Background: an optimization exercise with open tools, aiming at small area. Do not read the settings as production practice.
In this exercise RTL edits were held to simulation tests only and were not proved equivalent to the original.
Some runs may be left out. An edit can pass the tests and still lose a function that they never use.

==> run_1/util_map.png <==
The die is cut into 31 by 31 equal tiles; dark blue is low, red is high, 0 to 100% covered.
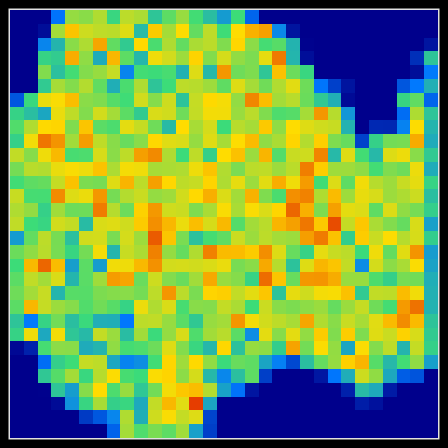
==> run_1/class_map.png <==
Fill, decap, tap and diode cells in grey.
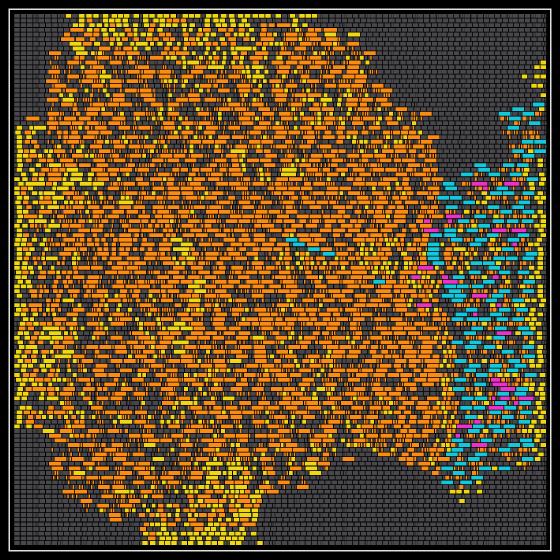
==> run_1/clock_nets.png <==
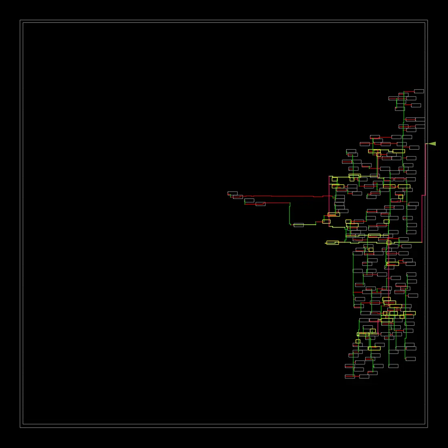
[design/flow/design.v]
module matrix_mult(
    input clock,
    input reset,  
    input enable,
    input  [127:0] A,
    input  [127:0] B,
    output reg [127:0] C,
    output reg done
    );
reg [1:0] k;           
reg [31:0] s;          
wire [1:0] kn = !reset ? 2'd0 : (enable ? k + 2'd1 : k);
wire [31:0] p = kn[1] ? A[95:64]  : A[31:0];
wire [31:0] r = kn[1] ? A[127:96] : A[63:32];
wire [31:0] q = kn[0] ? B[63:32]  : B[31:0];
wire [31:0] t = kn[0] ? B[127:96] : B[95:64];
always @(posedge clock) begin
    s <= p*q + r*t;
    if (!reset) begin
        C <= 128'h0;
        done <= 1'b0;
        k <= 2'd0;
    end else if (enable) begin
        case (k)
            2'd0: C[31:0]   <= s;
            2'd1: C[63:32]  <= s;
            2'd2: C[95:64]  <= s;
            2'd3: C[127:96] <= s;
        endcase
        k <= k + 2'd1;
        done <= (k == 2'd3);
    end else begin
        done <= 1'b0;
    end
end
endmodule
[design/flow/run.sh]
#!/bin/bash
# synth_recipe.tcl (not shown) runs the flow's synth.tcl, then flattens the netlist and writes it again
# the make line also repeats each setting of config.mk as NAME=value (left out here)
make -C /OpenROAD-flow-scripts/flow DESIGN_CONFIG=/design/flow/config.mk WORK_HOME=/design/flow/orfs CLKGATE_MAP_FILE= SYNTH_SCRIPT=/design/flow/synth_recipe.tcl finish
[design/flow/config.mk]
export PLATFORM = sky130hd
export DESIGN_NAME = matrix_mult
export DESIGN_NICKNAME = matrix_mult
export VERILOG_FILES = /design/flow/design.v
export SDC_FILE = /design/flow/constraint.sdc
export NUM_CORES = 4
export LEC_CHECK = 0
export CAP_MARGIN = 20
export CORE_MARGIN = 2
export CORE_UTILIZATION = 40
export SLEW_MARGIN = 20
[design/flow/constraint.sdc]
create_clock -name core_clock -period 10.0 [get_ports {clock}]
set_input_delay 2.0000 -clock core_clock [delete_from_list [all_inputs] [get_ports {clock}]]
set_output_delay 2.0000 -clock core_clock [all_outputs]
set_load 0.01 [all_outputs]
==> qor.yml, run 1 <==
outcome:
  status: "failed layout checks"
  so_faults: "setup timing"
timing:
  fin_skew_ns: 0.0111
  setup_ws_ns: -0.257
  tns_ns: -1.28
  worst_pin_slew_ns: 1.02
  fmax_mhz: 97.5
  slew_headroom: 0.306
  drv_slew: 0
  setup_viol: 8
  rsz0062_at_grt: "yes"
  fin_crit_sh: 1.03
  hold_viol_final: 0
routing:
  routed_wl_microns: 144000
  avgRoutedWirePerCell_microns: 22.0
  ant_nets: 0
  dr.pass1.iters: 7
  via_per_inst: 5.02
synthesis:
  synth_most_common_cell: "inv_1"
  async_flop_share: 0
  ys_types: 53
  netlist_top_cells_count: "inv_1, fa_1, nand2_1"
  syn-num-nets: 5740
  synth_edf_count: 0
  ys_warn_count: 1
  netlist_area_sq_mm: 0.0386
  ys_ff_latch: 163
  synth_top_area_frac: 0.451
  ys_seq_area_frac: 0.0844
  syn_avg_cell_area_sq_um: 8.88
  synth_top_area_cell: "fa_1"
run:
  drv_cap: 0
clock_tree:
  cts_max_level: 4
  cts_buffer_depth: 2
place:
  portBuffers: 387
  place_inst: 6452
worst_setup_path:
  crit_fanout: 7
  arrival_ns: 10.59
  reg2reg_from: "k[0]"
  rr_worst_depth: 34
layout:
  fin_cells: 6560
global_routing:
  grt_max_degree: 130
  grt_pass1_wl_microns: 214000
die:
  die_area_sq_mm: 0.0991
  die_w_microns: 315
  ios: 388
hold_path:
  holdCritPathClass: "flop to flop"
  whs_endpoint: "C[111]"
Back to the opening pictures, util_map.png:
16% of the tiles are nearly empty. The mean over all tiles is 50%. The fullest tile reaches 93%. The emptiest ninth of the die: upper right. 14% of the tiles are over 75% full.
post-layout util: 0.533
Initial Util: 0.401
Core ar.: 0.0963 sq mm

Back to the opening pictures, class_map.png:
Key: orange = remaining logic cells [cells 4032, share of their area 72%]; magenta = clock drivers and dummy loads [cells 32, share of their area 1.2%]; yellow = remaining buffers and delay cells [cells 1057, share of their area 20%]; cyan = registers [cells 163, share of their area 6.6%]
finished layout cell area: 0.0513 sq mm
fraction of area in registers: 0.0636
cell row count: 114

Back to the opening pictures, clock_nets.png:
clock sinks: 163

-- run 1: final cells by class --
cell class	instances	area (sq um)
Clock buffer	17	425
Clock inverter	15	163
Fill cell	8873	45000
Inverter	952	3580
Multi-Input combinational cell	3080	32200
Sequential cell	163	3260
Tap cell	1276	1600
Timing Repair Buffer	1057	10000
-- run 1: worst max path at each step --
stage | start | endpoint | slack (ns) | cells past startpoint
2_1_floorplan | enable | s[30] | -0.49 | 34
3_3_place_gp | enable | s[31] | -1.37 | 30
3_5_place_dp | enable | s[31] | -1.50 | 30
4_1_cts | enable | s[31] | -0.26 | 32
5_1_grt | enable | s[29] | -0.50 | 37
6_report | enable | s[29] | -0.26 | 33
-- run 1: per-layer routing --
metal  vias up  routed length, microns  part of all wire  global-route usage
met1     16600                   57000              0.39               0.377
met2      1495                   69000              0.48               0.496
met3       276                   10900             0.076              0.0339
met4         0                    7510             0.052               0.130
met5         -                       0                 0                   0
li1      14600                       -                 -                   -
-- run 1: worst reg2reg max path, delay by kind of cell (launching register included) --
family,cells,cell delay (ns)
compound gates,4,0.87
flops,1,0.51
xor+xnor,1,0.14
mux,2,0.53
fa+ha+maj,12,5.75
buf+inv,10,1.04
simple gates,5,0.54
-- run 1: what timing repair did --
item	CTS	global route
setup endpoints to repair	16	14
gates cloned	6	10
gates resized for setup	66	108
pin swaps	22	67
setup buffers	19	45
-- run 1: cell families after synthesis --
group                    after synthesis  share of synthesized area
adder cells (fa/ha/maj)             1129                      0.535
XOR/XNOR                             146                     0.0361
multiplexers                         211                     0.0583
flip-flops                           163                     0.0844
AO/OA/AOI/OAI                        211                     0.0388
buffers and inverters               1112                      0.109
AND/OR/NAND/NOR                     1380                      0.139
-- run 1: state kept, by name, summed over array words and instances (netlist names) --
signal  flops
C         128
done        1
k           2
s          32
-- run 1: layout by cell type (no fill, tap or decap), types with 24 or more instances in the layout --
cell	netlist	final
inv_1	951	940
fa_1	870	846
nand2_1	746	744
buf_4	3	575
nor2_1	555	546
clkdlybuf4s50_1	0	385
ha_1	259	246
dfxtp_1	163	163
a21boi_0	131	130
xnor2_1	117	113
mux2_2	104	79
buf_12	0	64
mux2i_1	105	59
mux2_4	2	30
mux2i_4	0	26
fa_2	0	24
-- run 1: through the flow --
stage	utilization
6_report	0.533
5_1_grt	0.533
4_1_cts	0.522
3_5_place_dp	0.509
3_3_place_gp	0.509
2_1_floorplan	-
## Run 2: large edit since run 1, in outline
design/flow/design.v: 36 -> 1839 lines; modules unchanged: 0
  matrix_mult: edited, 36 -> 1839 lines
--- a/design/flow/config.mk
+++ b/design/flow/config.mk
@@ -6,6 +6,7 @@
 export NUM_CORES = 4
 export LEC_CHECK = 0
+export ABC_AREA = 1
 export CAP_MARGIN = 20
 export CORE_MARGIN = 2
-export CORE_UTILIZATION = 40
+export CORE_UTILIZATION = 60
 export SLEW_MARGIN = 20
==> run_2/class_map.png <==
Fill, decap, tap and diode cells in grey.
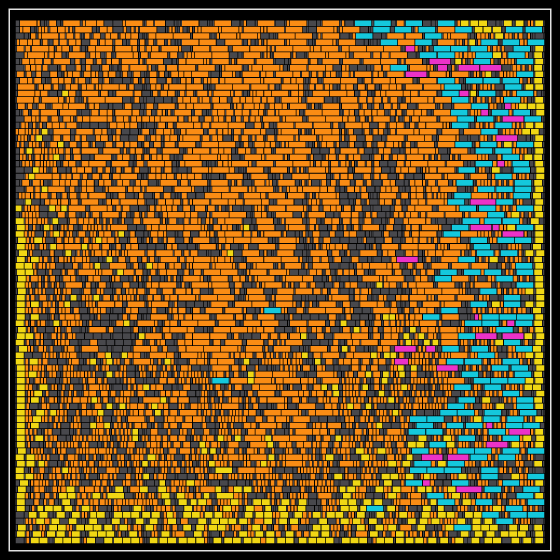
Key: yellow = remaining buffers and delay cells [cells 514, share of their area 14%]; magenta = clock drivers and dummy loads [cells 32, share of their area 1.7%]; cyan = registers [cells 184, share of their area 11%]; orange = remaining logic cells [cells 3519, share of their area 74%]
post-layout util: 0.712
Core ar.: 0.0503 sq mm
finished layout cell area: 0.0358 sq mm
fraction of area in registers: 0.103

==> run_2/clock_nets.png <==
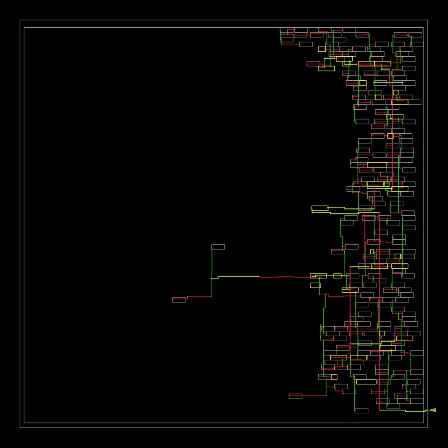
CTS buffer count: 17
seq_cells: 184

==> qor.yml, run 2 <==
outcome:
  status: "timing/DRC/antenna clean"
layout:
  max_flop_register: "C"
  largest_registers: "C (128), k (2)"
  nFillCells: 4232
  layout_common_cells: "nand2_1, inv_1, xor2_1"
  seq_area_sq_mm: 0.00368
  largest_reg_flops: 128
  nets: 4992
  multiInputGateArea_sq_mm: 0.0236
  layout_commonest_cell: "nand2_1"
worst_setup_path:
  arrival_ns: 9.59
  startpoint: "enable"
  reg2reg_from: "cy"
  crit_fanout: 33
  path_class: "input pin to flop"
  start_kind: "input pin"
die:
  die_h_microns: 230
  die_area_sq_mm: 0.0529
  start_util: 0.610
  ios: 388
  row_count: 82
  die_w_microns: 230
timing:
  setup_viol: 0
  rsz0062_at_grt: "no"
  fin_crit_sh: 0.928
  tns_ns: 0
  fin_skew_ns: 0.0146
  worst_pin_slew_ns: 1.10
  drv_slew: 0
  fmax_mhz: 108
  slew_headroom: 0.268
  hold_viol_final: 0
synthesis:
  synth_top_area_cell: "fa_1"
  syn_avg_cell_area_sq_um: 7.72
  async_flop_share: 0
  synth_most_common_cell: "nand2_1"
  syn-num-nets: 4728
  ys_warn_count: 1
  synth_edf_count: 0
  netlist_area_sq_mm: 0.0307
  ys_ff_latch: 184
  ys_types: 37
  ys_seq_area_frac: 0.120
  synth_top_area_frac: 0.301
  netlist_top_cells_count: "nand2_1, inv_1, xor2_1"
routing:
  via_per_inst: 6.02
  avgRoutedWirePerCell_microns: 23.9
  ant_nets: 0
  dr.pass1.iters: 6
  drc: 0
clock_tree:
  cts_max_level: 4
  ctsResizeCount: 0
  post_cts_buffers: 0
  clkSlewWorstSetupHoldPaths_ns: 0.07
  cts_buffer_depth: 2
run:
  drv_cap: 0
global_routing:
  grt_pass1_wl_microns: 178000
  grt_max_degree: 126
hold_path:
  holdCritPathClass: "flop to flop"
place:
  portBuffers: 387
==> run_2/m3.png <==
Scale bar: 50 microns.
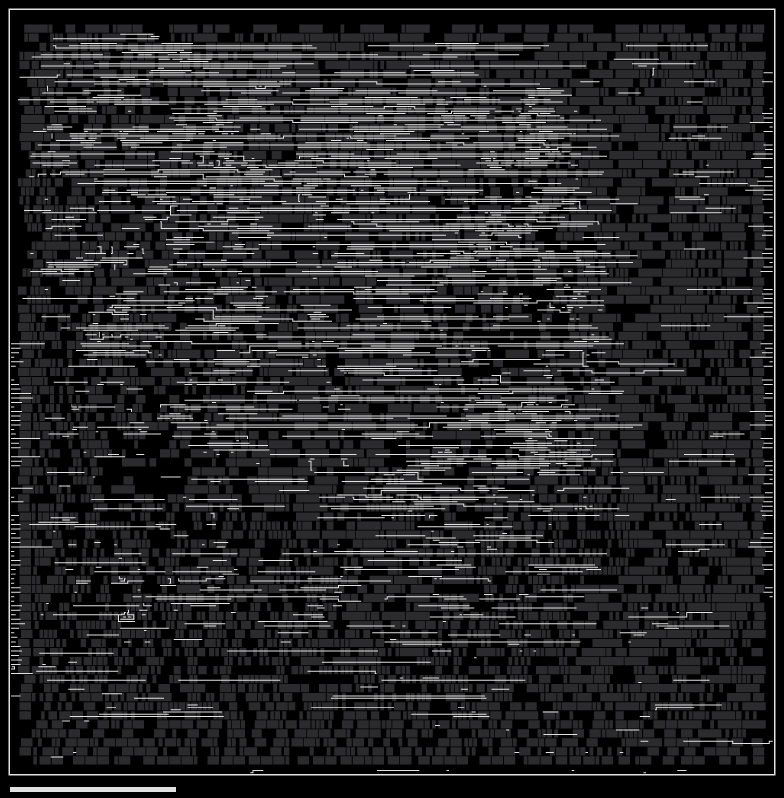
The wires run mostly horizontal. The layer carries 15700 microns of wire.
via count: 29600
WL final: 118000 microns
GR met3 Demand/Resource: 0.151

## run 2: changes by cell type after synthesis, sizes merged, moves of 101 or more
cell    delta
mux2     -105
nor2     -260
nand3    +113
a21boi   -130
fa       -409
ha       -223
o21ai    +199
inv      -387
mux2i    -101
xor2     +480
o22ai    +473
## run 2: critical path, stage by stage
cell and delay [ns]:
clkdlybuf4s50_1 0.74, inv_2 0.08, nand2_2 0.14, nand3_4 0.39
buf_12 0.33, nand2_1 0.06, nand2_1 0.09, nand2_1 0.59
o22ai_1 0.22, xor2_1 0.19, ha_1 0.32, fa_1 0.51
fa_1 0.47, fa_1 0.40, fa_1 0.40, fa_1 0.40
fa_1 0.38, inv_1 0.08, fa_1 0.17, inv_1 0.06
fa_1 0.45, fa_1 0.39, inv_1 0.08, fa_1 0.15
inv_1 0.05, fa_1 0.44
## run 2: worst paths after layout
kind / depth (start not counted) / slack, ns / to
max reg2reg: 24 / 1.41 / C[95]
min: 2 / 0.48 / C[90]
min reg2reg: 2 / 0.48 / C[90]
max: 26 / 0.72 / lo11
## run 2: metal layers
layer,vias up,share of wire,wire length (microns),GRT usage
met2,2056,0.45,52800,0.708
met1,13900,0.36,42300,0.552
met5,-,0.00030,35,0
met4,6,0.059,6910,0.210
li1,13200,-,-,-
met3,457,0.13,15700,0.151
## run 2: logic make-up after synthesis
| group | share of synthesized area |
|---|---|
| buffers and inverters | 0.110 |
| AO/OA/AOI/OAI | 0.139 |
| AND/OR/NAND/NOR | 0.161 |
| flip-flops | 0.120 |
| adder cells (fa/ha/maj) | 0.316 |
| multiplexers | 0.00167 |
| XOR/XNOR | 0.153 |
## run 2: metrics by stage
step / setup WS (ns) / utilization / instance area, sq um / std cells
finish: 0.723 / 0.712 / 35800 / 4922
global route: 0.406 / 0.712 / 35800 / 4922
CTS: 0.926 / 0.712 / 35800 / 4921
detailed placement: 0.448 / 0.700 / 35200 / 4889
global placement: 0.592 / 0.700 / 35200 / 4889
floorplan: 1.61 / - / 30700 / 3972
## run 2: cell type report
cell class	count	area share
inverter	582	0.0612
tap	672	0.0235
clock inverter	15	0.00514
sequential	184	0.103
multi-input combinational	2937	0.660
clock buffer	17	0.0119
antenna	1	0.0000699
timing repair buffer	514	0.136

==> re-timing with driven ports <==
The flow's constraints put no driver on any port. The routed layouts listed below were extracted and timed again, unchanged, in two steps. Step 1 sets driving cells, clkbuf_16 on the clock port and buf_2 on the other inputs (assumed; they add their load-dependent delay and slew). Step 2 moves the port delays by t, midway between the first and last clock arrival at a register: inputs arrive t later, outputs are due t later. That takes back most of the time a late clock gives input paths. a / b / c = no drivers / after step 1 / after step 2; a / b = the first two.
run	shift t [ns]	slack for setup (ns)	hold WS [ns]	slew at the worst register clock pin (ns)
run 1	0.484	-0.257 / -0.294 / -0.778	0.463 / 0.463 / 0.463	0.08 / 0.08
run 2	0.493	0.723 / 0.739 / 0.246	0.482 / 0.482 / 0.482	0.09 / 0.09
For run 1, which loses most, drivers alone change the setup slack by -0.037 ns; drivers and shift together by -0.521 ns.
